This design comes from an exercise in tuning for small area and a short achievable clock period on the open sky130 flow, not from production work.
The RTL was checked by simulation tests, not by an equivalence proof against the original design.
Not every run is shown, and edits may drop behaviour that the tests do not exercise.
The clock cells of runs 5 to 7 come from the design's own scripts or RTL, not from TritonCTS.
The clock input has no modelled driver; a real chip could not lean on it and would need a root buffer or a full tree.
No activity file was given, so power comes from the tool's default toggle rates.

### flow/run.sh
#!/bin/bash
# synth_recipe.tcl (not shown) runs the flow's synth.tcl, then flattens the netlist and writes it again
# the make line also repeats each setting of config.mk as NAME=value (left out here)
make -C /OpenROAD-flow-scripts/flow DESIGN_CONFIG=/design/flow/config.mk WORK_HOME=/design/flow/orfs CLKGATE_MAP_FILE= SYNTH_SCRIPT=/design/flow/synth_recipe.tcl finish
### flow/config.mk
export PLATFORM = sky130hd
export DESIGN_NAME = posl_top
export DESIGN_NICKNAME = posl_top
export VERILOG_FILES = /design/flow/design.v
export SDC_FILE = /design/flow/constraint.sdc
export NUM_CORES = 4
export LEC_CHECK = 0
export CAP_MARGIN = 20
export CORE_MARGIN = 2
export CORE_UTILIZATION = 40
export SLEW_MARGIN = 20
### flow/design.v
module full_adder (A, B, C_in, C_out, S);
input logic A, B, C_in;
output logic S, C_out;
assign S = A ^ B ^ C_in;
assign C_out = (A & B) | (C_in & (A ^ B));
endmodule
module posl_adder_param #(parameter W = 128) (A, B, C_in, C_out, S);
input logic [W-1:0] A, B;
input logic C_in;
output logic [W-1:0] S;
output logic C_out;
logic [W:0] C;
genvar i;
generate
	for (i = 0; i < W; i++) begin :
		add_stage full_adder one_bit_adder(.A(A[i]), .B(B[i]), .C_in(C[i]), .C_out(C[i+1]), .S(S[i]));
	end
endgenerate
assign C[0] = C_in;
assign C_out = C[W];
endmodule
module register #(parameter W = 8)
(input logic clock, reset, enable,
input logic [W-1:0] data_in,
output logic [W-1:0] data_out);
always_ff @(posedge clock or negedge reset)
if(!reset)
data_out <= {W{1'b0}};
else if(enable)
data_out <= data_in;
endmodule
module unit_latch #(parameter W = 1)
(input logic clock,
input logic [W-1:0] data_in,
output logic [W-1:0] data_out);
always_ff @(posedge clock)
data_out <= data_in;
endmodule
module posl_top #(parameter W = 128) (A, B, C_in, C_out, S, CLK_50, reset, enable);
input logic [W-1:0] A, B;
input logic C_in;
output logic [W-1:0] S;
output logic C_out;
logic [W-1:0] Q_A, Q_B, Q_S;
input logic CLK_50, reset, enable;
logic Q_C_in, Q_C_out;
posl_adder_param #(.W(W)) DUT (.A(Q_A), .B(Q_B), .C_in(Q_C_in), .C_out(Q_C_out), .S(Q_S));
register #(.W(W)) A_i (.clock(CLK_50), .reset(reset), .enable(enable), .data_in(A), .data_out(Q_A));
register #(.W(W)) B_i (.clock(CLK_50), .reset(reset), .enable(enable), .data_in(B), .data_out(Q_B));
register #(.W(1)) C_i (.clock(CLK_50), .reset(reset), .enable(enable), .data_in(C_in), .data_out(Q_C_in));
unit_latch #(.W(W)) S_o (.clock(CLK_50), .data_in(Q_S), .data_out(S));
unit_latch #(.W(1)) C_o (.clock(CLK_50), .data_in(Q_C_out), .data_out(C_out));
endmodule
### flow/constraint.sdc
create_clock -name core_clock -period 52.0 [get_ports {CLK_50}]
set_input_delay 10.4000 -clock core_clock [delete_from_list [all_inputs] [get_ports {CLK_50}]]
set_output_delay 10.4000 -clock core_clock [all_outputs]
set_load 0.01 [all_outputs]
**Run 1: routed clock nets over the placement**

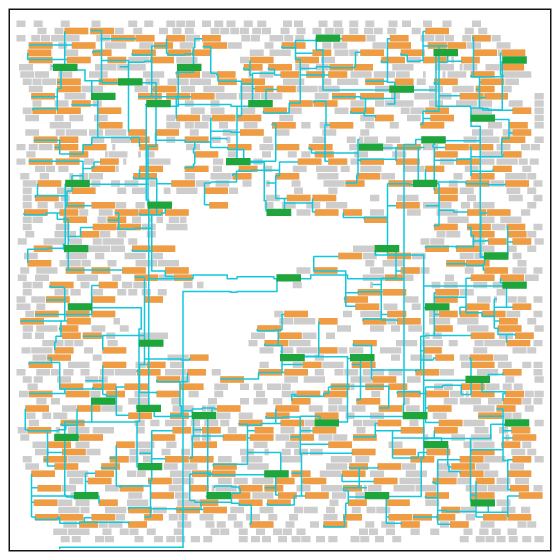
[orange] flip-flops | count: 386
[green] clock-net drivers | count: 43
[cyan] clock wires | length: 5,280 um
routed clock nets: 44

**Run 1: critical path on the layout**

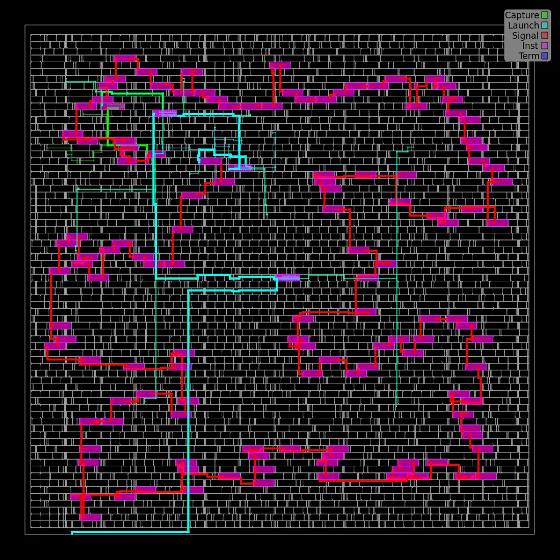
TNS Setup: 0 ns
Layout Cells excl Fill: 1,780
fin util: 56.24%
Final Critical Period: 50.57 ns
final setup margin: 1.428 ns

**Run 1: wiring by layer**

Bar = 50 um.
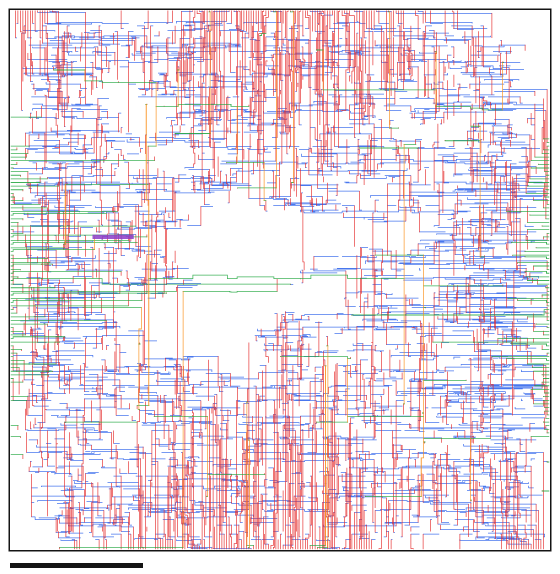
| colour | layer | wire length |
|---|---|---|
| blue | M1 | 14,700 um |
| green | M3 | 2,460 um |
| orange | M4 | 1,180 um |
| red | M2 | 16,800 um |
| purple | M5 | 13.8 um |

==> impl_metrics.tcl, run 1 <==
set metrics [dict create \
    num-nonclk-buffers 396 \
    hold_depth 1 \
    path_max_fanout 2 \
    die_w_um 202.3 \
    synthTopCellsByArea "dfrtp_1, mux2_4, dfxtp_1" \
    final_cell_area_mm2 0.02178 \
    sequentialPowerShare_pct 42.0 \
    layout_common_cells "clkdlybuf4s50_1, dfrtp_1, mux2_4, dfxtp_1, fa_2" \
    hold_ws_ns 0.5085 \
    tap_cells 518 \
    globalRouteOverflowTotal 0 \
    status "no timing/DRC/antenna violations" \
    switching_share_pct 25.68 \
    max_slew_margin_pct 25.46 \
    muxShareOfSynthArea_pct 23.88 \
    crit_family "adder cells" \
    critPathKind "flip-flop to flip-flop" \
    reg2reg_depth 132 \
    slowest_stage "fa_2" \
    synth.most_common_cell "dfrtp_1" \
    postSynthAreaPerCell_um2 19.43 \
    synthDominantCellAreaShare_pct 40.87 \
    fillers 3120 \
    ys_async_sr_fraction_pct 66.58 \
    p_comb_w 0.000225 \
    power_w 0.0009331 \
    wl_mm 35.15 \
    clk_share_pct 6.789 \
    hold_buffers 0 \
    ys_seq_elements 386 \
    clkTransAtPathRegs_ns 0.06 \
    htreeDepth 2 \
    dr_wl_met3_mm 2.464 \
]
--- run 2 (diff from run 1) ---
==> flow/design.v (replaced) <==
module full_adder (A, B, C_in, C_out, S);
input logic A, B, C_in;
output logic S, C_out;
assign S = A ^ B ^ C_in;
assign C_out = (A & B) | (C_in & (A ^ B));
endmodule
module posl_adder_param #(parameter W = 128, parameter K = 8) (A, B, C_in, C_out, S);
input logic [W-1:0] A, B;
input logic C_in;
output logic [W-1:0] S;
output logic C_out;
localparam NB = (W + K - 1) / K;
logic [NB:0] BC;           
genvar j, i;
generate
	for (j = 0; j < NB; j++) begin : blk
		localparam LO = j * K;
		localparam N = (W - LO < K) ? (W - LO) : K;
		logic [N:0] c;       
		logic [N-1:0] s;     
		logic [N:0] u;       
		assign c[0] = (j == 0) ? C_in : 1'b0;
		for (i = 0; i < N; i++) begin : bit_stage
			full_adder one_bit_adder(.A(A[LO+i]), .B(B[LO+i]), .C_in(c[i]), .C_out(c[i+1]), .S(s[i]));
		end
		if (j == 0) begin : first
			assign S[LO +: N] = s;
			assign BC[1] = c[N];
		end else begin : rest
			assign BC[j+1] = c[N] | (&s & BC[j]);
			assign u[0] = BC[j];
			for (i = 0; i < N; i++) begin : inc_stage
				assign S[LO+i] = s[i] ^ u[i];
				assign u[i+1] = s[i] & u[i];
			end
		end
	end
endgenerate
assign BC[0] = C_in;
assign C_out = BC[NB];
endmodule
module register #(parameter W = 8)
(input logic clock,
input logic [W-1:0] data_in,
output logic [W-1:0] data_out);
always_ff @(posedge clock)
data_out <= data_in;
endmodule
module register_clr #(parameter W = 1)
(input logic clock, reset,
input logic [W-1:0] data_in,
output logic [W-1:0] data_out);
always_ff @(posedge clock or negedge reset)
if (!reset)
data_out <= {W{1'b0}};
else
data_out <= data_in;
endmodule
module unit_latch #(parameter W = 1)
(input logic clock, reset, enable,
input logic [W-1:0] data_in,
output logic [W-1:0] data_out);
always_ff @(posedge clock or negedge reset)
if (!reset)
data_out <= {W{1'b0}};
else if (enable)
data_out <= data_in;
endmodule
module posl_top #(parameter W = 128) (A, B, C_in, C_out, S, CLK_50, reset, enable);
input logic [W-1:0] A, B;
input logic C_in;
output logic [W-1:0] S;
output logic C_out;
input logic CLK_50, reset, enable;
logic [W-1:0] R_A, R_B, Q_S;
logic R_C, R_EN, Q_C_out;
register #(.W(W)) A_i (.clock(CLK_50), .data_in(A), .data_out(R_A));
register #(.W(W)) B_i (.clock(CLK_50), .data_in(B), .data_out(R_B));
register #(.W(1)) C_i (.clock(CLK_50), .data_in(C_in), .data_out(R_C));
register_clr #(.W(1)) E_i (.clock(CLK_50), .reset(reset), .data_in(enable), .data_out(R_EN));
posl_adder_param #(.W(W)) DUT (.A(R_A), .B(R_B), .C_in(R_C), .C_out(Q_C_out), .S(Q_S));
unit_latch #(.W(W+1)) S_o (.clock(CLK_50), .reset(reset), .enable(R_EN), .data_in({Q_C_out, Q_S}), .data_out({C_out, S}));
endmodule
--- a/flow/config.mk
+++ b/flow/config.mk
@@ -9,3 +9,5 @@
 export CORE_MARGIN = 2
 export CORE_UTILIZATION = 40
 export SLEW_MARGIN = 20
+export SYNTH_HIERARCHICAL = 1
+export SYNTH_MINIMUM_KEEP_SIZE = 0
**Run 2: layout detail**

Bar = 5 um. Region (87, 48) to (107, 68) um. Cells in grey, sequential cells in the stronger grey; small squares are vias.
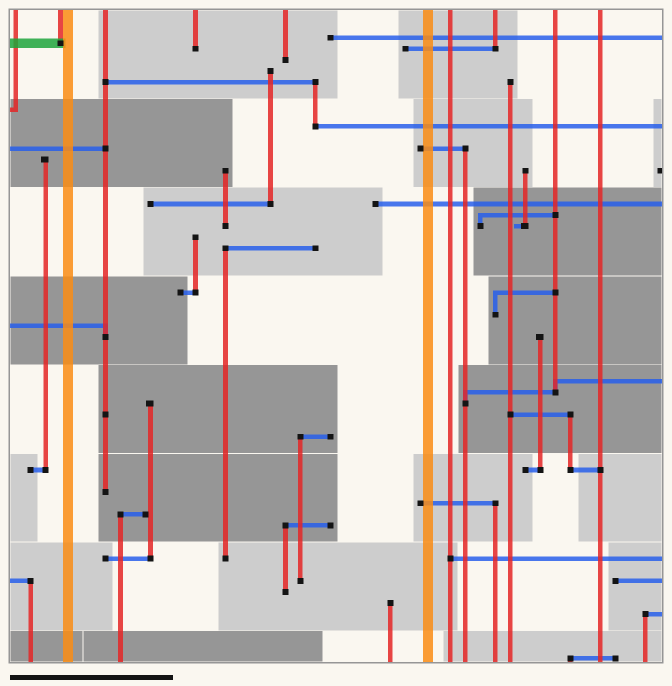
| colour | layer |
|---|---|
| green | M3 |
| red | M2 |
| orange | M4 |
| blue | M1 |
sequential cells in the window: 7
most frequent: dfxtp_1 (6), clkdlybuf4s50_1 (4), fa_1 (3)
cells with their middle in the window: 15
netlist names of flops here include: A_i.data_out (3), B_i.data_out (3)

==> run 2 against run 1 <==
  * Critical path depth shrank 131
  * Synthesized cell count up 6.0%
  * Clock power down about 10%
  * Die area decreased by 7.6%
  * Flip-flop and latch count rose by 1
  * Global-route usage up 0.11 points
  * Non-clock buffer count decreased by 6
  * First-iteration DRC count shrank 29%
  * Clock-buffer cell count up 9
  * Sequential share of layout area rose by 0.12 points
  * Clock skew shrank 0.014 ns
  * Critical path type is now flip-flop to output pin
  * Critical endpoint is now S[106]
==> impl_metrics.tcl, run 2 <==
set metrics [dict create \
    htreeDepth 2 \
    critPathKind "flip-flop to output pin" \
    synth_edf_count 0 \
    final_util_pct 56.79 \
    num_vias 8090 \
    fmax_mhz 84.10 \
    synth.most_common_cell "dfxtp_1" \
    layout.cells.non_filler 1794 \
    crit_family "buffers and inverters" \
    sequentialPowerShare_pct 43.2 \
    drt-met1-wl_mm 12.96 \
    switching_share_pct 25.47 \
    slowest_stage "clkdlybuf4s50_1" \
    power_w 0.0008374 \
    max_slew_margin_pct 34.67 \
    muxShareOfSynthArea_pct 10.01 \
    globalRouteOverflowTotal 0 \
    setup_slack_ns 40.11 \
    num-nonclk-buffers 390 \
    cp_num_buf_inv 1 \
    status "no timing/DRC/antenna violations" \
    synthDominantCellAreaShare_pct 35.45 \
    reg2reg_depth 24 \
    ys_async_sr_fraction_pct 33.59 \
    synth_cells 859 \
    path_max_fanout 2 \
    clk_share_pct 6.593 \
    hold_depth 1 \
    die_w_um 194.5 \
    ys_seq_elements 387 \
    reg2reg_slack_ns 44.95 \
    wl_per_cell_um 18.20 \
    post-cts-setup-buffers 0 \
    post-route-min-period_ns 11.89 \
    root_buffer "clkbuf_16" \
    fillers 2903 \
    layout-drive-gt1-share_pct 15.08 \
    layout_common_cells "clkdlybuf4s50_1, dfxtp_1, dfrtp_1, mux2_2, fa_1" \
    port_buffers 388 \
    tap_cells 461 \
    fin_setup_tns_ns 0 \
    startpoint "S_o.data_out[106]$_DFFE_PN0P_" \
    dr_wl_met3_mm 2.777 \
    p_comb_w 0.000191 \
    synthTopCellsByArea "dfxtp_1, dfrtp_1, fa_1" \
    hold_ws_ns 0.5023 \
    gp_congestion 0.7832 \
    postSynthAreaPerCell_um2 16.90 \
    seq-power_w 0.000362 \
    cts.repair.resized 0 \
    wl_mm 32.65 \
    clkTransAtPathRegs_ns 0.06 \
    final_cell_area_mm2 0.02025 \
]
**Run 2: routed clock nets over the placement**

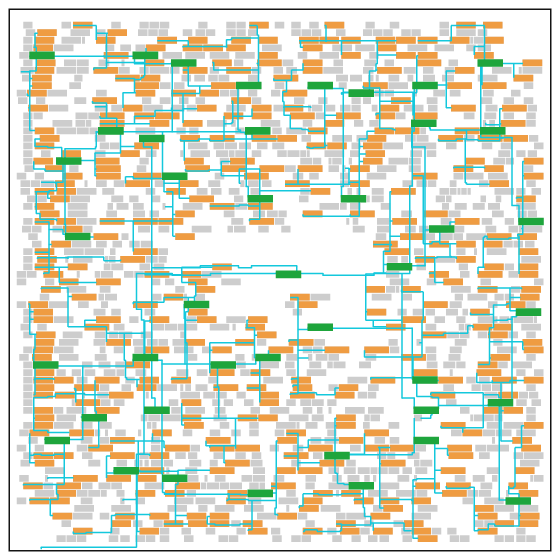
[green] clock-net drivers | count: 42
[cyan] clock wires | length: 4,860 um
[orange] flip-flops | count: 387
flops lie: all over the die

--- run 3 (diff from run 2) ---
==> flow/design.v (replaced) <==
module full_adder (A, B, C_in, C_out, S);
input logic A, B, C_in;
output logic S, C_out;
assign S = A ^ B ^ C_in;
assign C_out = (A & B) | (C_in & (A ^ B));
endmodule
module half_adder (A, B, C_out, S);
input logic A, B;
output logic S, C_out;
assign S = A ^ B;
assign C_out = A & B;
endmodule
module posl_adder_param #(parameter W = 128, parameter K0 = 8, parameter K = 8) (A, B, C_in, C_out, S);
input logic [W-1:0] A, B;
input logic C_in;
output logic [W-1:0] S;
output logic C_out;
localparam NB = 1 + (W - K0 + K - 1) / K;
logic [NB:0] BC;           
genvar j, i;
generate
	for (j = 0; j < NB; j++) begin : blk
		localparam LO = (j == 0) ? 0 : K0 + (j - 1) * K;
		localparam KJ = (j == 0) ? K0 : K;
		localparam N = (W - LO < KJ) ? (W - LO) : KJ;
		logic [N:0] c;       
		logic [N-1:0] s;     
		logic [N:0] u;       
		if (j == 0) begin : first
			assign c[0] = C_in;
			full_adder one_bit_adder(.A(A[LO]), .B(B[LO]), .C_in(c[0]), .C_out(c[1]), .S(s[0]));
		end else begin : rest
			half_adder one_bit_adder(.A(A[LO]), .B(B[LO]), .C_out(c[1]), .S(s[0]));
		end
		for (i = 1; i < N; i++) begin : bit_stage
			full_adder one_bit_adder(.A(A[LO+i]), .B(B[LO+i]), .C_in(c[i]), .C_out(c[i+1]), .S(s[i]));
		end
		if (j == 0) begin : sum0
			assign S[LO +: N] = s;
			assign BC[1] = c[N];
		end else begin : sumj
			assign BC[j+1] = c[N] | (&s & BC[j]);
			assign u[0] = BC[j];
			for (i = 0; i < N; i++) begin : inc_stage
				assign S[LO+i] = s[i] ^ u[i];
				assign u[i+1] = s[i] & u[i];
			end
		end
	end
endgenerate
assign BC[0] = C_in;
assign C_out = BC[NB];
endmodule
module register #(parameter W = 8)
(input logic clock,
input logic [W-1:0] data_in,
output logic [W-1:0] data_out);
always_ff @(posedge clock)
data_out <= data_in;
endmodule
module register_clr #(parameter W = 1)
(input logic clock, reset,
input logic [W-1:0] data_in,
output logic [W-1:0] data_out);
always_ff @(posedge clock or negedge reset)
if (!reset)
data_out <= {W{1'b0}};
else
data_out <= data_in;
endmodule
module unit_latch #(parameter W = 1)
(input logic clock, load, hold,
input logic [W-1:0] data_in,
output logic [W-1:0] data_out);
always_ff @(posedge clock)
data_out <= ({W{load}} & data_in) | ({W{hold}} & data_out);
endmodule
module posl_top #(parameter W = 128) (A, B, C_in, C_out, S, CLK_50, reset, enable);
input logic [W-1:0] A, B;
input logic C_in;
output logic [W-1:0] S;
output logic C_out;
input logic CLK_50, reset, enable;
logic [W-1:0] R_A, R_B, Q_S;
logic R_C, L, H, Q_C_out;
register #(.W(W)) A_i (.clock(CLK_50), .data_in(A), .data_out(R_A));
register #(.W(W)) B_i (.clock(CLK_50), .data_in(B), .data_out(R_B));
register #(.W(1)) C_i (.clock(CLK_50), .data_in(C_in), .data_out(R_C));
register_clr #(.W(1)) L_i (.clock(CLK_50), .reset(reset), .data_in(enable), .data_out(L));
register_clr #(.W(1)) H_i (.clock(CLK_50), .reset(reset), .data_in(~enable), .data_out(H));
posl_adder_param #(.W(W)) DUT (.A(R_A), .B(R_B), .C_in(R_C), .C_out(Q_C_out), .S(Q_S));
unit_latch #(.W(W+1)) S_o (.clock(CLK_50), .load(L), .hold(H), .data_in({Q_C_out, Q_S}), .data_out({C_out, S}));
endmodule
==> flow/flow/run.sh (new file) <==
#!/bin/bash
# The standard layout (standard.sh, ORFS from synthesis to finish), with
# the port buffers that ORFS inserts made the smallest buffer cell, buf_1,
# instead of the cell buffer_ports picks by default.  The make output goes to
# standard.log; ORFS keeps each step's log under orfs/logs/.
set -euo pipefail
bash standard.sh "BUFFER_PORTS_ARGS=-buffer_cell sky130_fd_sc_hd__buf_1" finish > standard.log 2>&1
==> flow/standard.sh (new file) <==
#!/bin/bash
# synth_recipe.tcl (not shown) runs the flow's synth.tcl, then flattens the netlist and writes it again
# the make line also repeats each setting of config.mk as NAME=value (left out here)
make -C /OpenROAD-flow-scripts/flow DESIGN_CONFIG=/design/flow/config.mk WORK_HOME=/design/flow/orfs CLKGATE_MAP_FILE= SYNTH_SCRIPT=/design/flow/synth_recipe.tcl "${@:-finish}"
--- a/flow/config.mk
+++ b/flow/config.mk
@@ -8,6 +8,8 @@
 export CAP_MARGIN = 20
 export CORE_MARGIN = 2
 export CORE_UTILIZATION = 40
+export CTS_CLUSTER_DIAMETER = 80
+export CTS_CLUSTER_SIZE = 30
 export SLEW_MARGIN = 20
 export SYNTH_HIERARCHICAL = 1
 export SYNTH_MINIMUM_KEEP_SIZE = 0
removed: flow/run.sh
**Run 3: wiring by layer**

Bar = 50 um.
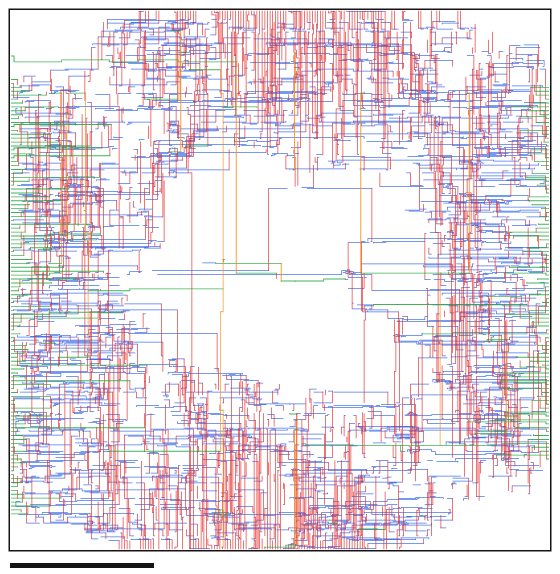
| colour | layer | wire length |
|---|---|---|
| blue | M1 | 13,400 um |
| orange | M4 | 856 um |
| red | M2 | 14,600 um |
| green | M3 | 2,280 um |
Routed WL per cell: 18.19 um
WL final: 31.14 mm

==> run 3 against run 2 <==
  * Still clean on timing, DRC and antenna
  * Design area fell by 21%
  * Final cell count fell by 4.6%
  * Utilization fell by 9.1 points
  * Sequential share of layout area rose by 7.5 points
  * First-iteration DRC count rose by 52%
  * Via count fell by 0.44%
  * Clock-buffer cell count fell by 51
  * Largest cell class unchanged
==> impl_metrics.tcl, run 3 <==
set metrics [dict create \
    status "no timing/DRC/antenna violations" \
    setup_slack_ns 40.48 \
    p_comb_w 0.000112 \
    path_max_fanout 2 \
    hold_ws_ns 0.4760 \
    startpoint "S_o.data_out[1]$_DFF_P_" \
    synth_edf_count 0 \
    fmax_mhz 86.81 \
    synth_cells 871 \
    post-route-min-period_ns 11.52 \
    dr_wl_met3_mm 2.284 \
    switching_share_pct 27.56 \
    reg2reg_depth 25 \
    slowest_stage "dfxtp_1" \
    power_w 0.0006326 \
    postSynthAreaPerCell_um2 15.50 \
    cp_num_buf_inv 1 \
    port_buffers 388 \
    critPathKind "flip-flop to output pin" \
    sequentialPowerShare_pct 55.5 \
    fin_setup_tns_ns 0 \
    layout.cells.non_filler 1712 \
    clk_share_pct 3.674 \
    globalRouteOverflowTotal 0 \
    ys_seq_elements 388 \
    num-nonclk-buffers 390 \
    final_util_pct 47.67 \
    seq-power_w 0.000351 \
    cts.repair.resized 0 \
    layout_common_cells "buf_1, dfxtp_1, a22o_1, ha_1, fa_1" \
    htreeDepth 1 \
    root_buffer "clkbuf_16" \
    drt-met1-wl_mm 13.45 \
]
**Run 3: logic cells by family**

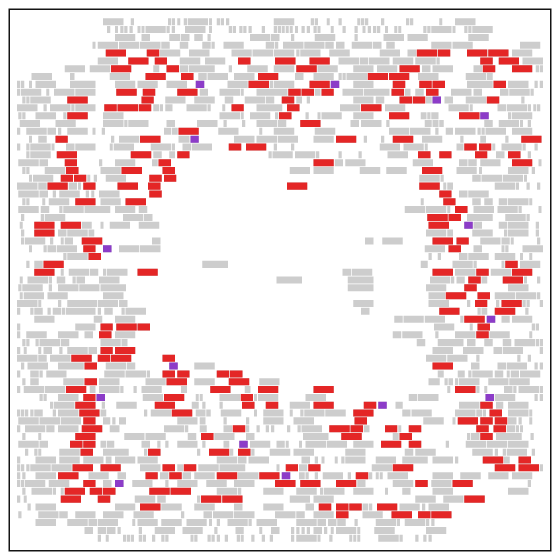
| colour | family | cells | most used | where |
|---|---|---|---|---|
| red | fa/ha/maj cells | 233 | ha_1 | all over the die |
| purple | xor and xnor cells | 15 | xor2_1 | all over the die |
commonest non-fill, non-tap cell in the layout: buf_1
fraction of area in multi-input gates: 34.52%

## Run 4: files that changed since run 3, shown whole
==> flow/design.v <==
module full_adder (A, B, C_in, C_out, S);
input logic A, B, C_in;
output logic S, C_out;
assign S = A ^ B ^ C_in;
assign C_out = (A & B) | (C_in & (A ^ B));
endmodule
module half_adder (A, B, C_out, S);
input logic A, B;
output logic S, C_out;
assign S = A ^ B;
assign C_out = A & B;
endmodule
module posl_adder_param #(parameter W = 128) (A, B, C_in, C_out, S);
input logic [W-1:0] A, B;
input logic C_in;
output logic [W-1:0] S;
output logic C_out;
logic [W:0] c;        
logic [W-1:0] s;      
logic [W:0] u;        
logic [10:0] G, P;     
logic [10:0] GG, PP;   
logic [11:0] BC;       
assign c[0] = C_in;
genvar i;
generate
	for (i = 0; i < 18; i++) begin : b0
		full_adder fa(.A(A[i]), .B(B[i]), .C_in(c[i]), .C_out(c[i+1]), .S(s[i]));
		assign S[i] = s[i];
	end
endgenerate
assign BC[1] = c[18];
half_adder ha18(.A(A[18]), .B(B[18]), .C_out(c[19]), .S(s[18]));
generate
	for (i = 19; i < 29; i++) begin : b1
		full_adder fa(.A(A[i]), .B(B[i]), .C_in(c[i]), .C_out(c[i+1]), .S(s[i]));
	end
	for (i = 18; i < 28; i++) begin : i1
		half_adder inc(.A(s[i]), .B(u[i]), .C_out(u[i+1]), .S(S[i]));
	end
endgenerate
assign S[28] = s[28] ^ u[28];
assign G[1] = c[29];
assign P[1] = &s[28:18];
assign u[18] = BC[1];
assign GG[1] = G[1];
assign PP[1] = P[1];
half_adder ha29(.A(A[29]), .B(B[29]), .C_out(c[30]), .S(s[29]));
generate
	for (i = 30; i < 40; i++) begin : b2
		full_adder fa(.A(A[i]), .B(B[i]), .C_in(c[i]), .C_out(c[i+1]), .S(s[i]));
	end
	for (i = 29; i < 39; i++) begin : i2
		half_adder inc(.A(s[i]), .B(u[i]), .C_out(u[i+1]), .S(S[i]));
	end
endgenerate
assign S[39] = s[39] ^ u[39];
assign G[2] = c[40];
assign P[2] = &s[39:29];
assign u[29] = BC[2];
assign GG[2] = G[2] | (P[2] & GG[1]);
assign PP[2] = P[2] & PP[1];
assign BC[2] = GG[1] | (PP[1] & BC[1]);
half_adder ha40(.A(A[40]), .B(B[40]), .C_out(c[41]), .S(s[40]));
generate
	for (i = 41; i < 51; i++) begin : b3
		full_adder fa(.A(A[i]), .B(B[i]), .C_in(c[i]), .C_out(c[i+1]), .S(s[i]));
	end
	for (i = 40; i < 50; i++) begin : i3
		half_adder inc(.A(s[i]), .B(u[i]), .C_out(u[i+1]), .S(S[i]));
	end
endgenerate
assign S[50] = s[50] ^ u[50];
assign G[3] = c[51];
assign P[3] = &s[50:40];
assign u[40] = BC[3];
assign GG[3] = G[3] | (P[3] & GG[2]);
assign PP[3] = P[3] & PP[2];
assign BC[3] = GG[2] | (PP[2] & BC[1]);
half_adder ha51(.A(A[51]), .B(B[51]), .C_out(c[52]), .S(s[51]));
generate
	for (i = 52; i < 62; i++) begin : b4
		full_adder fa(.A(A[i]), .B(B[i]), .C_in(c[i]), .C_out(c[i+1]), .S(s[i]));
	end
	for (i = 51; i < 61; i++) begin : i4
		half_adder inc(.A(s[i]), .B(u[i]), .C_out(u[i+1]), .S(S[i]));
	end
endgenerate
assign S[61] = s[61] ^ u[61];
assign G[4] = c[62];
assign P[4] = &s[61:51];
assign u[51] = BC[4];
assign GG[4] = G[4] | (P[4] & GG[3]);
assign PP[4] = P[4] & PP[3];
assign BC[4] = GG[3] | (PP[3] & BC[1]);
half_adder ha62(.A(A[62]), .B(B[62]), .C_out(c[63]), .S(s[62]));
generate
	for (i = 63; i < 73; i++) begin : b5
		full_adder fa(.A(A[i]), .B(B[i]), .C_in(c[i]), .C_out(c[i+1]), .S(s[i]));
	end
	for (i = 62; i < 72; i++) begin : i5
		half_adder inc(.A(s[i]), .B(u[i]), .C_out(u[i+1]), .S(S[i]));
	end
endgenerate
assign S[72] = s[72] ^ u[72];
assign G[5] = c[73];
assign P[5] = &s[72:62];
assign u[62] = BC[5];
assign GG[5] = G[5] | (P[5] & GG[4]);
assign PP[5] = P[5] & PP[4];
assign BC[5] = GG[4] | (PP[4] & BC[1]);
half_adder ha73(.A(A[73]), .B(B[73]), .C_out(c[74]), .S(s[73]));
generate
	for (i = 74; i < 84; i++) begin : b6
		full_adder fa(.A(A[i]), .B(B[i]), .C_in(c[i]), .C_out(c[i+1]), .S(s[i]));
	end
	for (i = 73; i < 83; i++) begin : i6
		half_adder inc(.A(s[i]), .B(u[i]), .C_out(u[i+1]), .S(S[i]));
	end
endgenerate
assign S[83] = s[83] ^ u[83];
assign G[6] = c[84];
assign P[6] = &s[83:73];
assign u[73] = BC[6];
assign GG[6] = G[6] | (P[6] & GG[5]);
assign PP[6] = P[6] & PP[5];
assign BC[6] = GG[5] | (PP[5] & BC[1]);
half_adder ha84(.A(A[84]), .B(B[84]), .C_out(c[85]), .S(s[84]));
generate
	for (i = 85; i < 95; i++) begin : b7
		full_adder fa(.A(A[i]), .B(B[i]), .C_in(c[i]), .C_out(c[i+1]), .S(s[i]));
	end
	for (i = 84; i < 94; i++) begin : i7
		half_adder inc(.A(s[i]), .B(u[i]), .C_out(u[i+1]), .S(S[i]));
	end
endgenerate
assign S[94] = s[94] ^ u[94];
assign G[7] = c[95];
assign P[7] = &s[94:84];
assign u[84] = BC[7];
assign GG[7] = G[7] | (P[7] & GG[6]);
assign PP[7] = P[7] & PP[6];
assign BC[7] = GG[6] | (PP[6] & BC[1]);
half_adder ha95(.A(A[95]), .B(B[95]), .C_out(c[96]), .S(s[95]));
generate
	for (i = 96; i < 106; i++) begin : b8
		full_adder fa(.A(A[i]), .B(B[i]), .C_in(c[i]), .C_out(c[i+1]), .S(s[i]));
	end
	for (i = 95; i < 105; i++) begin : i8
		half_adder inc(.A(s[i]), .B(u[i]), .C_out(u[i+1]), .S(S[i]));
	end
endgenerate
assign S[105] = s[105] ^ u[105];
assign G[8] = c[106];
assign P[8] = &s[105:95];
assign u[95] = BC[8];
assign GG[8] = G[8] | (P[8] & GG[7]);
assign PP[8] = P[8] & PP[7];
assign BC[8] = GG[7] | (PP[7] & BC[1]);
half_adder ha106(.A(A[106]), .B(B[106]), .C_out(c[107]), .S(s[106]));
generate
	for (i = 107; i < 117; i++) begin : b9
		full_adder fa(.A(A[i]), .B(B[i]), .C_in(c[i]), .C_out(c[i+1]), .S(s[i]));
	end
	for (i = 106; i < 116; i++) begin : i9
		half_adder inc(.A(s[i]), .B(u[i]), .C_out(u[i+1]), .S(S[i]));
	end
endgenerate
assign S[116] = s[116] ^ u[116];
assign G[9] = c[117];
assign P[9] = &s[116:106];
assign u[106] = BC[9];
assign GG[9] = G[9] | (P[9] & GG[8]);
assign PP[9] = P[9] & PP[8];
assign BC[9] = GG[8] | (PP[8] & BC[1]);
half_adder ha117(.A(A[117]), .B(B[117]), .C_out(c[118]), .S(s[117]));
generate
	for (i = 118; i < 128; i++) begin : b10
		full_adder fa(.A(A[i]), .B(B[i]), .C_in(c[i]), .C_out(c[i+1]), .S(s[i]));
	end
	for (i = 117; i < 127; i++) begin : i10
		half_adder inc(.A(s[i]), .B(u[i]), .C_out(u[i+1]), .S(S[i]));
	end
endgenerate
assign S[127] = s[127] ^ u[127];
assign G[10] = c[128];
assign P[10] = &s[127:117];
assign u[117] = BC[10];
assign GG[10] = G[10] | (P[10] & GG[9]);
assign PP[10] = P[10] & PP[9];
assign BC[10] = GG[9] | (PP[9] & BC[1]);
assign C_out = GG[10] | (PP[10] & BC[1]);
assign G[0] = 1'b0;
assign P[0] = 1'b0;
assign GG[0] = 1'b0;
assign PP[0] = 1'b0;
assign BC[0] = C_in;
endmodule
module register #(parameter W = 8)
(input logic clock,
input logic [W-1:0] data_in,
output logic [W-1:0] data_out);
always_ff @(posedge clock)
data_out <= data_in;
endmodule
module register_clr #(parameter W = 1)
(input logic clock, reset,
input logic [W-1:0] data_in,
output logic [W-1:0] data_out);
always_ff @(posedge clock or negedge reset)
if (!reset)
data_out <= {W{1'b0}};
else
data_out <= data_in;
endmodule
module unit_latch #(parameter W = 1)
(input logic clock, load, hold,
input logic [W-1:0] data_in,
output logic [W-1:0] data_out);
always_ff @(posedge clock)
data_out <= ({W{load}} & data_in) | ({W{hold}} & data_out);
endmodule
module posl_top #(parameter W = 128) (A, B, C_in, C_out, S, CLK_50, reset, enable);
input logic [W-1:0] A, B;
input logic C_in;
output logic [W-1:0] S;
output logic C_out;
input logic CLK_50, reset, enable;
logic [W-1:0] R_A, R_B, Q_S;
logic R_C, L, H, Q_C_out;
register #(.W(W)) A_i (.clock(CLK_50), .data_in(A), .data_out(R_A));
register #(.W(W)) B_i (.clock(CLK_50), .data_in(B), .data_out(R_B));
register #(.W(1)) C_i (.clock(CLK_50), .data_in(C_in), .data_out(R_C));
register_clr #(.W(1)) L_i (.clock(CLK_50), .reset(reset), .data_in(enable), .data_out(L));
register_clr #(.W(1)) H_i (.clock(CLK_50), .reset(reset), .data_in(~enable), .data_out(H));
posl_adder_param #(.W(W)) DUT (.A(R_A), .B(R_B), .C_in(R_C), .C_out(Q_C_out), .S(Q_S));
unit_latch #(.W(W+1)) S_o (.clock(CLK_50), .load(L), .hold(H), .data_in({Q_C_out, Q_S}), .data_out({C_out, S}));
endmodule
**Run 4: routed clock nets over the placement**

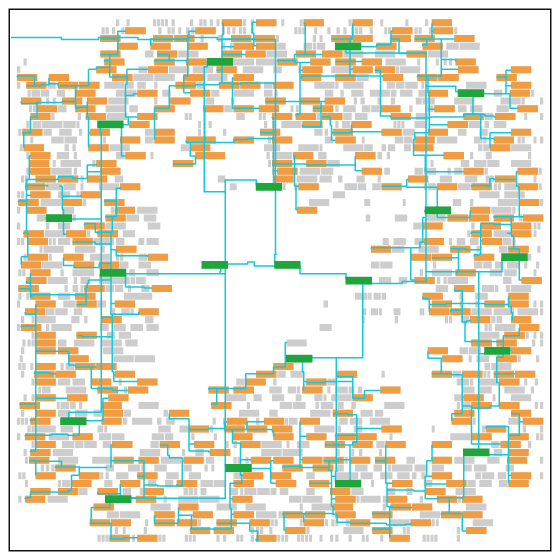
[cyan] clock wires | length: 3,950 um
[orange] flip-flops | count: 388
[green] clock-net drivers | count: 19
routed clock nets: 20
flops lie: all over the die
power in the clock group: 0.000177 W
Worst Skew: 0.02930 ns

==> run 4 against run 3 <==
  * Still clean
  * Clock-buffer cell count did not move
  * Register-to-register slack got worse by 3.6 ns
  * Combinational power barely moved
  * Clock power rose by 4%
  * Sequential share of layout area rose by 0.12 points
  * Utilization fell by 0.24 points
  * Wire length fell by 2.9%
  * Design area fell by 0.25%
  * Critical endpoint is now S[24]
  * Largest cell class unchanged
==> impl_metrics.tcl, run 4 <==
set metrics [dict create \
    post-cts-setup-buffers 0 \
    layout-drive-gt1-share_pct 3.298 \
    seq-power_w 0.000348 \
    dr_wl_met3_mm 2.284 \
    final_cell_area_mm2 0.01586 \
    gp_congestion 0.8037 \
    synth_cells 871 \
    muxShareOfSynthArea_pct 0 \
    tap_cells 448 \
    setup_slack_ns 40.49 \
    reg2reg_depth 36 \
    num_vias 7847 \
    root_buffer "clkbuf_16" \
    fmax_mhz 86.86 \
    slowest_stage "dfxtp_1" \
    clk_share_pct 3.944 \
    max_slew_margin_pct 36.21 \
    switching_share_pct 27.80 \
    die_w_um 188.1 \
    clkTransAtPathRegs_ns 0.11 \
    port_buffers 388 \
    status "no timing/DRC/antenna violations" \
    synthDominantCellAreaShare_pct 57.01 \
    synth.most_common_cell "dfxtp_1" \
    fillers 3062 \
    layout_commonest_cell "buf_1" \
    ys_async_sr_fraction_pct 0.5155 \
    layout_common_cells "buf_1, dfxtp_1, a22o_1, fa_1, ha_1" \
    p_comb_w 0.000109 \
    hold_buffers 0 \
    path_max_fanout 2 \
    drt-met1-wl_mm 12.09 \
    critPathKind "flip-flop to output pin" \
    hold_depth 1 \
    reg2reg_slack_ns 40.92 \
    power_w 0.0006344 \
    cp_num_buf_inv 1 \
    final_util_pct 47.43 \
    globalRouteOverflowTotal 0 \
    wl_mm 30.23 \
    htreeDepth 1 \
    fin_setup_tns_ns 0 \
    wl_per_cell_um 17.86 \
]
**Run 4: wiring by layer**

Bar = 50 um.
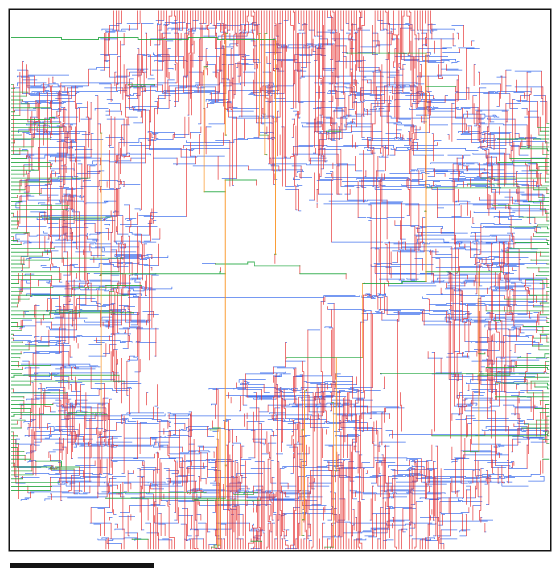
| colour | layer | wire length |
|---|---|---|
| orange | M4 | 860 um |
| blue | M1 | 12,100 um |
| red | M2 | 15,000 um |
| green | M3 | 2,290 um |

--- run 5 (diff from run 4) ---
==> flow/flow/run.sh (replaced) <==
#!/bin/bash
# Layout: the standard flow (standard.sh) to placement, with the port
# buffers made buf_1 cells; then the clock tree from flow/cts.tcl in place of
# ORFS's clock tree synthesis; then the standard flow again from global
# routing to the end.  Each tool's output goes to a log file in this folder.
set -euo pipefail
B="BUFFER_PORTS_ARGS=-buffer_cell sky130_fd_sc_hd__buf_1"
bash standard.sh "$B" place > standard_place.log 2>&1
export RD=orfs/results/$FLOW_PLATFORM/posl_top/base
export CTS_MID_DEPTH=2 CTS_LEAF_DEPTH=2
export CTS_MID_CELL=sky130_fd_sc_hd__clkbuf_16 CTS_LEAF_CELL=sky130_fd_sc_hd__clkbuf_16
openroad -no_init -exit flow/cts.tcl > cts.log 2>&1
mkdir -p orfs/logs/$FLOW_PLATFORM/posl_top/base
cp cts.log orfs/logs/$FLOW_PLATFORM/posl_top/base/4_1_cts.log
bash standard.sh "$B" finish > standard_finish.log 2>&1
==> flow/flow/cts.tcl (new file) <==
# Clock tree for this design, built in place of TritonCTS: the clock port
# drives NMID buffers, each of which drives NLEAF leaf buffers, each of which
# drives one cluster of flip-flops.  The clusters come from splitting the
# placed flip-flops in halves at the median, along the wider side, so every
# flip-flop sees the same two buffer stages.
set platform_dir $::env(FLOW_HOME)/platforms/$::env(FLOW_PLATFORM)
set rd $::env(RD)
set nmid_depth $::env(CTS_MID_DEPTH)
set nleaf_depth $::env(CTS_LEAF_DEPTH)
set mid_cell $::env(CTS_MID_CELL)
set leaf_cell $::env(CTS_LEAF_CELL)

read_liberty $platform_dir/lib/sky130_fd_sc_hd__tt_025C_1v80.lib
read_db $rd/3_place.odb
read_sdc $rd/3_place.sdc
source $platform_dir/setRC.tcl

set db [ord::get_db]
set block [ord::get_db_block]
set clk_net [$block findNet CLK_50]

# the clock pins on the clock net, with their locations
set items {}
foreach it [$clk_net getITerms] {
  set inst [$it getInst]
  lassign [$inst getLocation] x y
  set m [$inst getMaster]
  lappend items [list [expr {$x + [$m getWidth] / 2}] [expr {$y + [$m getHeight] / 2}] $it]
}
puts "clock sinks: [llength $items]"

proc bisect {items depth} {
  if {$depth == 0} { return [list $items] }
  set xs {}; set ys {}
  foreach i $items { lappend xs [lindex $i 0]; lappend ys [lindex $i 1] }
  set xs [lsort -integer $xs]; set ys [lsort -integer $ys]
  set ax [expr {[lindex $xs end] - [lindex $xs 0] >= [lindex $ys end] - [lindex $ys 0] ? 0 : 1}]
  set s [lsort -integer -index $ax $items]
  set h [expr {[llength $s] / 2}]
  return [concat [bisect [lrange $s 0 [expr {$h - 1}]] [expr {$depth - 1}]] \
                 [bisect [lrange $s $h end] [expr {$depth - 1}]]]
}

proc centroid {items} {
  set sx 0; set sy 0
  foreach i $items { set sx [expr {$sx + [lindex $i 0]}]; set sy [expr {$sy + [lindex $i 1]}] }
  set n [llength $items]
  return [list [expr {$sx / $n}] [expr {$sy / $n}]]
}

set n 0
proc add_buffer {name master x y in_net} {
  global block
  set inst [odb::dbInst_create $block $master $name]
  set w [$master getWidth]; set h [$master getHeight]
  $inst setLocation [expr {int($x - $w / 2)}] [expr {int($y - $h / 2)}]
  $inst setPlacementStatus PLACED
  set net [odb::dbNet_create $block ${name}_net]
  $net setSigType CLOCK
  [$inst findITerm A] connect $in_net
  [$inst findITerm X] connect $net
  return [list $inst $net]
}

set mid_master [$db findMaster $mid_cell]
set leaf_master [$db findMaster $leaf_cell]
set mi 0
foreach mg [bisect $items $nmid_depth] {
  set leaves [bisect $mg $nleaf_depth]
  set lc {}
  foreach lg $leaves { lappend lc [concat [centroid $lg] x] }
  lassign [centroid $lc] mx my
  lassign [add_buffer clkmid_$mi $mid_master $mx $my $clk_net] minst mnet
  set li 0
  foreach lg $leaves {
    lassign [centroid $lg] lx ly
    lassign [add_buffer clkleaf_${mi}_$li $leaf_master $lx $ly $mnet] linst lnet
    foreach i $lg {
      set it [lindex $i 2]
      $it disconnect
      $it connect $lnet
    }
    incr li
  }
  incr mi
}
global_connect

set_propagated_clock [all_clocks]
estimate_parasitics -placement
detailed_placement
check_placement -verbose
estimate_parasitics -placement
report_clock_latency
report_check_types -max_slew -max_capacitance -max_fanout -violators
report_worst_slack -max
report_worst_slack -min

write_db $rd/4_1_cts.odb
write_sdc -no_timestamp $rd/4_cts.sdc
--- a/flow/config.mk
+++ b/flow/config.mk
@@ -8,8 +8,6 @@
 export CAP_MARGIN = 20
 export CORE_MARGIN = 2
 export CORE_UTILIZATION = 40
-export CTS_CLUSTER_DIAMETER = 80
-export CTS_CLUSTER_SIZE = 30
 export SLEW_MARGIN = 20
 export SYNTH_HIERARCHICAL = 1
 export SYNTH_MINIMUM_KEEP_SIZE = 0
**Run 5: routed clock nets over the placement**

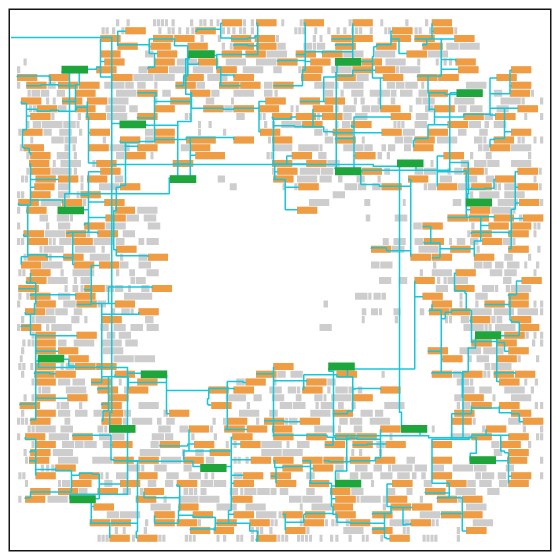
[green] clock-net drivers | count: 20
[orange] flip-flops | count: 388
[cyan] clock wires | length: 3,930 um
flops lie: all over the die
Worst-Skew Late Latency: 0.33 ns
power in the clock group: 0.000155 W
clock network power share: 25.4%
Worst Skew: 0.01894 ns

==> run 5 against run 4 <==
  * Worst hold slack worse by 0.00058 ns
  * Sequential share of layout area is 0.40 points higher
  * Combinational power about the same
  * Via count shrank 0.28%
  * Wire length is essentially flat
  * Utilization shrank 0.38 points
  * Die area unchanged
  * Critical path type unchanged
  * Largest cell class unchanged
==> impl_metrics.tcl, run 5 <==
set metrics [dict create \
    final_cell_area_mm2 0.01574 \
    muxShareOfSynthArea_pct 0 \
    globalRouteOverflowTotal 0 \
    die_w_um 188.1 \
    hold_depth 1 \
    ys_async_sr_fraction_pct 0.5155 \
    die_y_um 188.1 \
    largest_cell_class "flip-flops and latches" \
    critPathKind "flip-flop to output pin" \
    multi_input_area_share_pct 34.32 \
    setup_slack_ns 40.70 \
    startpoint "S_o.data_out[69]$_DFF_P_" \
    wl_per_cell_um 17.94 \
    cpPeakStageDelay_ns 0.34 \
    hold_ws_ns 0.4769 \
    crit_family "flip-flops" \
    synthDominantCellAreaShare_pct 57.01 \
    power_w 0.0006130 \
    pin_count 389 \
    post-route-min-period_ns 11.30 \
    layout.cells.non_filler 1683 \
    slowest_stage "dfxtp_1" \
    layout_commonest_cell "buf_1" \
    reg2reg_depth 36 \
    drt-met1-wl_mm 12.20 \
    reg2reg_slack_ns 40.94 \
    fmax_mhz 88.48 \
    port_buffers 388 \
    tap_cells 448 \
    seq-power_w 0.000348 \
    max_slew_margin_pct 35.20 \
    layout_common_cells "buf_1, dfxtp_1, a22o_1, fa_1, ha_1" \
    ys_warn_count 10 \
    synth.most_common_cell "dfxtp_1" \
    clkTransAtPathRegs_ns 0.10 \
    crit_required_ns 41.60 \
    path_max_fanout 2 \
    intPower_w 0.0004500 \
    synthTopCellsByArea "dfxtp_1, fa_1, ha_1" \
    postSynthAreaPerCell_um2 15.56 \
    area_delta_synth_final_pct 16.10 \
    cp_num_buf_inv 1 \
    fillers 3074 \
    synth_edf_count 0 \
    fin_setup_tns_ns 0 \
    ys_seq_elements 388 \
    hold_class "flip-flop to flip-flop" \
    final_util_pct 47.05 \
    grt_max_degree 83 \
    status "no timing/DRC/antenna violations" \
    num_vias 7825 \
    drtIter0Drc 243 \
    switching_share_pct 26.59 \
    synth-adder-area-share_pct 27.58 \
    gp_congestion 0.8037 \
    p_comb_w 0.000109 \
    sh_seq_area_pct 49.47 \
    layout-drive-gt1-share_pct 2.672 \
    dr_wl_met3_mm 2.174 \
    sequentialPowerShare_pct 56.8 \
]
**Run 5: wiring by layer**

Bar = 50 um.
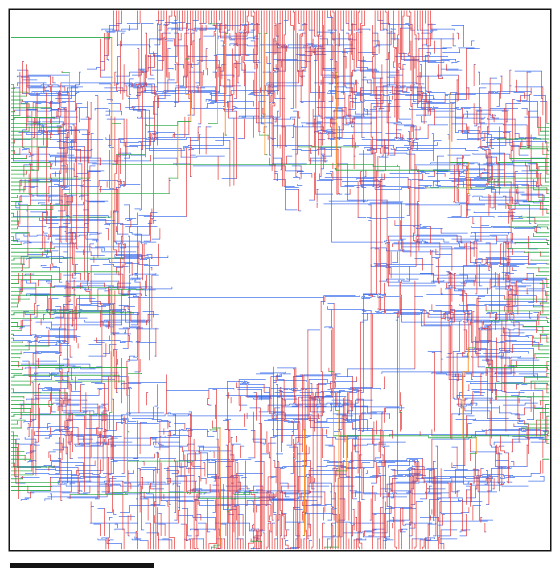
| colour | layer | wire length |
|---|---|---|
| orange | M4 | 802 um |
| blue | M1 | 12,200 um |
| red | M2 | 15,000 um |
| green | M3 | 2,170 um |

--- run 6 (diff from run 5) ---
--- a/flow/flow/run.sh
+++ b/flow/flow/run.sh
@@ -7,8 +7,8 @@
 B="BUFFER_PORTS_ARGS=-buffer_cell sky130_fd_sc_hd__buf_1"
 bash standard.sh "$B" place > standard_place.log 2>&1
 export RD=orfs/results/$FLOW_PLATFORM/posl_top/base
-export CTS_MID_DEPTH=2 CTS_LEAF_DEPTH=2
-export CTS_MID_CELL=sky130_fd_sc_hd__clkbuf_16 CTS_LEAF_CELL=sky130_fd_sc_hd__clkbuf_16
+export CTS_MIDS=4 CTS_LEAVES_PER_MID=2
+export CTS_MID_CELL=sky130_fd_sc_hd__clkinv_16 CTS_LEAF_CELL=sky130_fd_sc_hd__clkinv_16
 openroad -no_init -exit flow/cts.tcl > cts.log 2>&1
 mkdir -p orfs/logs/$FLOW_PLATFORM/posl_top/base
 cp cts.log orfs/logs/$FLOW_PLATFORM/posl_top/base/4_1_cts.log
--- a/flow/flow/cts.tcl
+++ b/flow/flow/cts.tcl
@@ -5,8 +5,8 @@
 # flip-flop sees the same two buffer stages.
 set platform_dir $::env(FLOW_HOME)/platforms/$::env(FLOW_PLATFORM)
 set rd $::env(RD)
-set nmid_depth $::env(CTS_MID_DEPTH)
-set nleaf_depth $::env(CTS_LEAF_DEPTH)
+set nmid $::env(CTS_MIDS)
+set nleaf $::env(CTS_LEAVES_PER_MID)
 set mid_cell $::env(CTS_MID_CELL)
 set leaf_cell $::env(CTS_LEAF_CELL)
 
@@ -29,16 +29,19 @@
 }
 puts "clock sinks: [llength $items]"
 
-proc bisect {items depth} {
-  if {$depth == 0} { return [list $items] }
+# split items into n groups of nearly equal size: first along the wider
+# side into two parts sized in proportion, then each part recursively
+proc bisect {items n} {
+  if {$n <= 1} { return [list $items] }
   set xs {}; set ys {}
   foreach i $items { lappend xs [lindex $i 0]; lappend ys [lindex $i 1] }
   set xs [lsort -integer $xs]; set ys [lsort -integer $ys]
   set ax [expr {[lindex $xs end] - [lindex $xs 0] >= [lindex $ys end] - [lindex $ys 0] ? 0 : 1}]
   set s [lsort -integer -index $ax $items]
-  set h [expr {[llength $s] / 2}]
-  return [concat [bisect [lrange $s 0 [expr {$h - 1}]] [expr {$depth - 1}]] \
-                 [bisect [lrange $s $h end] [expr {$depth - 1}]]]
+  set n1 [expr {$n / 2}]
+  set h [expr {([llength $s] * $n1 + $n / 2) / $n}]
+  return [concat [bisect [lrange $s 0 [expr {$h - 1}]] $n1] \
+                 [bisect [lrange $s $h end] [expr {$n - $n1}]]]
 }
 
 proc centroid {items} {
@@ -57,16 +60,18 @@
   $inst setPlacementStatus PLACED
   set net [odb::dbNet_create $block ${name}_net]
   $net setSigType CLOCK
-  [$inst findITerm A] connect $in_net
-  [$inst findITerm X] connect $net
+  foreach it [$inst getITerms] {
+    if {[$it isInputSignal]} { $it connect $in_net }
+    if {[$it isOutputSignal]} { $it connect $net }
+  }
   return [list $inst $net]
 }
 
 set mid_master [$db findMaster $mid_cell]
 set leaf_master [$db findMaster $leaf_cell]
 set mi 0
-foreach mg [bisect $items $nmid_depth] {
-  set leaves [bisect $mg $nleaf_depth]
+foreach mg [bisect $items $nmid] {
+  set leaves [bisect $mg $nleaf]
   set lc {}
   foreach lg $leaves { lappend lc [concat [centroid $lg] x] }
   lassign [centroid $lc] mx my
**Run 6: wiring by layer**

Bar = 50 um.
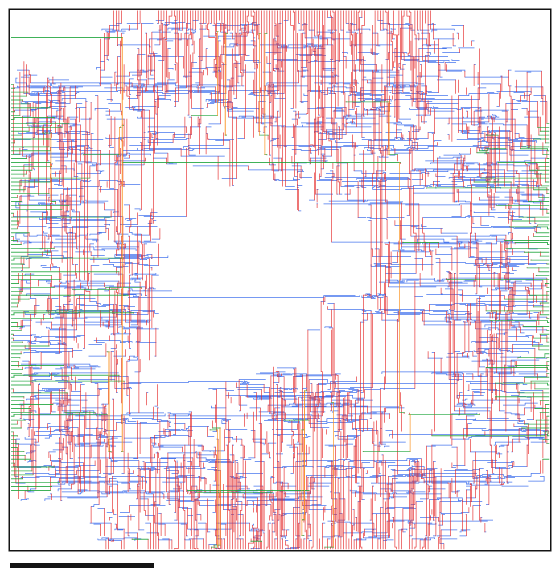
| colour | layer | wire length |
|---|---|---|
| green | M3 | 2,100 um |
| blue | M1 | 12,000 um |
| red | M2 | 15,100 um |
| orange | M4 | 686 um |
Routed WL per cell: 17.86 um
WL final: 29.92 mm
aggregate global-route resource usage: 16.86%

==> run 6 against run 5 <==
  * Die area unchanged
  * Combinational power hardly changed
  * Global-route usage down 0.096 points
  * Critical path depth did not move
  * Via count fell by 0.54%
  * First-iteration DRC count rose by 11%
  * Sequential share of layout area grew 0.44 points
  * Final cell count decreased by 0.48%
  * Clock skew grew 0.0074 ns
  * Design area fell by 0.89%
  * Register-to-register slack barely moved
  * Power fell by 6.6%
  * Critical endpoint is now S[105]
  * Highest routed layer unchanged
==> impl_metrics.tcl, run 6 <==
set metrics [dict create \
    tap_cells 448 \
    hold_ws_ns 0.4757 \
    synth.most_common_cell "dfxtp_1" \
    globalRouteOverflowTotal 0 \
    postSynthAreaPerCell_um2 15.56 \
    switching_share_pct 29.96 \
    critPathKind "flip-flop to output pin" \
    num_vias 7783 \
    finClkSkew_ns 0.02636 \
    die_w_um 188.1 \
    sequentialPowerShare_pct 60.8 \
    final_cell_area_mm2 0.01560 \
    crit_family "flip-flops" \
    crit_required_ns 41.60 \
    pin_count 389 \
    synth_cells 871 \
    drtIter0Drc 270 \
    area_delta_synth_final_pct 15.07 \
    layout_commonest_cell "buf_1" \
    clkTransAtPathRegs_ns 0.11 \
    cpPeakStageDelay_ns 0.37 \
    ys_async_sr_fraction_pct 0.5155 \
    gp_congestion 0.8037 \
    synth_edf_count 0 \
    sh_seq_area_pct 49.92 \
    status "no timing/DRC/antenna violations" \
    synthDominantCellAreaShare_pct 57.01 \
    fillers 3090 \
    p_clk_share_pct 20.0 \
    cp_num_buf_inv 1 \
    reg2reg_slack_ns 40.94 \
    max_slew_margin_pct 36.04 \
    muxShareOfSynthArea_pct 0 \
    hold_class "flip-flop to flip-flop" \
    grt_max_degree 83 \
    drt-met1-wl_mm 12.00 \
    layout-drive-gt1-share_pct 2.037 \
    port_buffers 388 \
    dr_wl_met3_mm 2.101 \
    die_y_um 188.1 \
    fmax_mhz 89.51 \
    multi_input_area_share_pct 34.62 \
    synth-adder-area-share_pct 27.58 \
    ys_warn_count 10 \
    startpoint "S_o.data_out[105]$_DFF_P_" \
    synthTopCellsByArea "dfxtp_1, fa_1, ha_1" \
    slowest_stage "dfxtp_1" \
    clock_latency_ns 0.19 \
    layout_common_cells "buf_1, dfxtp_1, a22o_1, fa_1, ha_1" \
]
**Run 6: critical path on the layout**

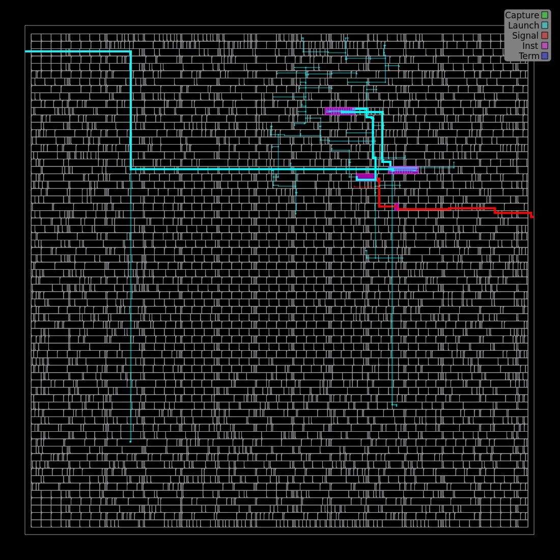
Final Critical Period: 11.17 ns
fin util: 46.63%
final setup margin: 40.83 ns

--- run 7 (diff from run 6) ---
--- a/flow/flow/run.sh
+++ b/flow/flow/run.sh
@@ -8,7 +8,7 @@
 bash standard.sh "$B" place > standard_place.log 2>&1
 export RD=orfs/results/$FLOW_PLATFORM/posl_top/base
 export CTS_MIDS=4 CTS_LEAVES_PER_MID=2
-export CTS_MID_CELL=sky130_fd_sc_hd__clkinv_16 CTS_LEAF_CELL=sky130_fd_sc_hd__clkinv_16
+export CTS_MID_CELL=sky130_fd_sc_hd__clkinv_8 CTS_LEAF_CELL=sky130_fd_sc_hd__clkinv_16
 openroad -no_init -exit flow/cts.tcl > cts.log 2>&1
 mkdir -p orfs/logs/$FLOW_PLATFORM/posl_top/base
 cp cts.log orfs/logs/$FLOW_PLATFORM/posl_top/base/4_1_cts.log
**Run 7: critical path on the layout**

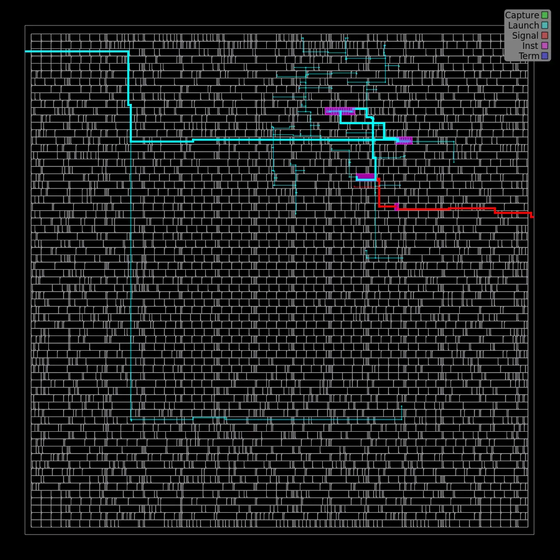
fin util: 46.46%
Layout Cells excl Fill: 1,675
Final Critical Period: 11.20 ns
final setup margin: 40.80 ns

==> run 7 against run 6 <==
  * Largest cell class unchanged
  * Global-route usage barely moved
  * Synthesized cell count did not move
  * Critical path type unchanged
  * Clock power fell by 3%
  * Via count fell by 0.53%
  * Highest routed layer unchanged
  * Clock skew barely moved
  * Final cell count did not move
  * Sequential power barely moved
  * Area after synthesis did not move
  * Wire length rose by 0.21%
==> impl_metrics.tcl, run 7 <==
set metrics [dict create \
    status "no timing/DRC/antenna violations" \
    num_vias 7742 \
    fmax_mhz 89.29 \
    largest_cell_class "flip-flops and latches" \
    layout_common_cells "buf_1, dfxtp_1, a22o_1, fa_1, ha_1" \
    slowest_stage "dfxtp_1" \
    globalRouteOverflowTotal 0 \
    synth-adder-area-share_pct 27.58 \
    crit_required_ns 41.60 \
    synthTopCellsByArea "dfxtp_1, fa_1, ha_1" \
    clkTransAtPathRegs_ns 0.11 \
    startpoint "S_o.data_out[105]$_DFF_P_" \
    multi_input_area_share_pct 34.75 \
    dr_wl_met3_mm 2.294 \
    drtIter0Drc 256 \
    drt-met1-wl_mm 12.02 \
    p_clk_share_pct 19.5 \
    cp_num_buf_inv 1 \
    finClkSkew_ns 0.02616 \
    wl_mm 29.98 \
    muxShareOfSynthArea_pct 0 \
    fillers 3096 \
    hold_ws_ns 0.4780 \
    sequentialPowerShare_pct 61.2 \
    p_clk_w 0.000111 \
    seq-power_w 0.000348 \
    ys_warn_count 10 \
    synth_edf_count 0 \
    intPower_w 0.0003970 \
    gp_congestion 0.8037 \
    grt_max_degree 83 \
    synth.most_common_cell "dfxtp_1" \
    reg2reg_slack_ns 40.92 \
]
**Run 7: wiring by layer**

Bar = 50 um.
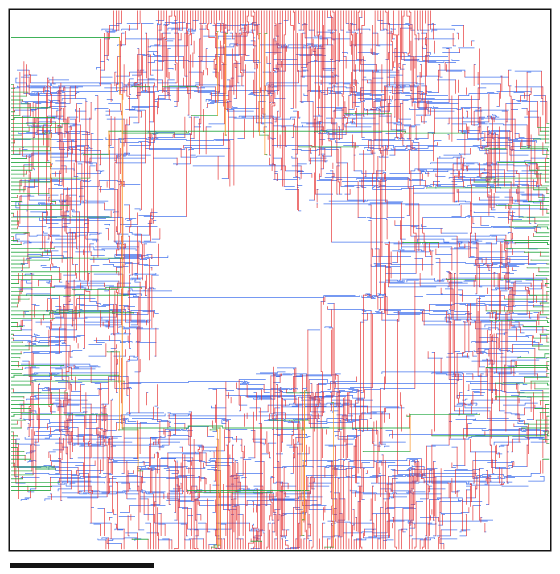
| colour | layer | wire length |
|---|---|---|
| blue | M1 | 12,000 um |
| green | M3 | 2,300 um |
| orange | M4 | 578 um |
| red | M2 | 15,100 um |

[static timing again, ports no longer ideal]
The flow's constraints put no driver on any port. The routed layouts listed below were extracted and timed again, unchanged, in two steps.
Step 1, drivers: a clkbuf_16 drives CLK_50 and a buf_2 each remaining input, both assumed.
Step 2 times the ports against the registers' clock, not the clock port: input delays grow and output delays shrink by t, the midpoint of the rising clock arrivals with the driver on.
a / b / c = ideal ports / drivers / drivers and shift; a / b = the first two.
run | t (ns) | setup slack, ns | hold WS [ns] | worst register clock-pin slew, ns
run 1 | 0.603 | 1.428 / 1.428 / 1.428 | 0.508 / 0.508 / 0.508 | 0.06 / 0.06
run 2 | 0.591 | 40.110 / 40.057 / 40.151 | 0.502 / 0.502 / 0.502 | 0.06 / 0.06
run 3 | 0.563 | 40.481 / 40.433 / 40.996 | 0.476 / 0.476 / 0.476 | 0.11 / 0.11
run 4 | 0.572 | 40.487 / 40.437 / 40.925 | 0.477 / 0.477 / 0.477 | 0.11 / 0.11
run 5 | 0.424 | 40.698 / 40.593 / 40.940 | 0.477 / 0.477 / 0.477 | 0.10 / 0.10
run 6 | 0.400 | 40.828 / 40.599 / 40.939 | 0.476 / 0.476 / 0.476 | 0.11 / 0.11
run 7 | 0.373 | 40.800 / 40.631 / 40.922 | 0.478 / 0.478 / 0.478 | 0.11 / 0.11
After both steps setup and hold are still met in every run listed. The worst setup slack also covers recovery checks on asynchronous resets.
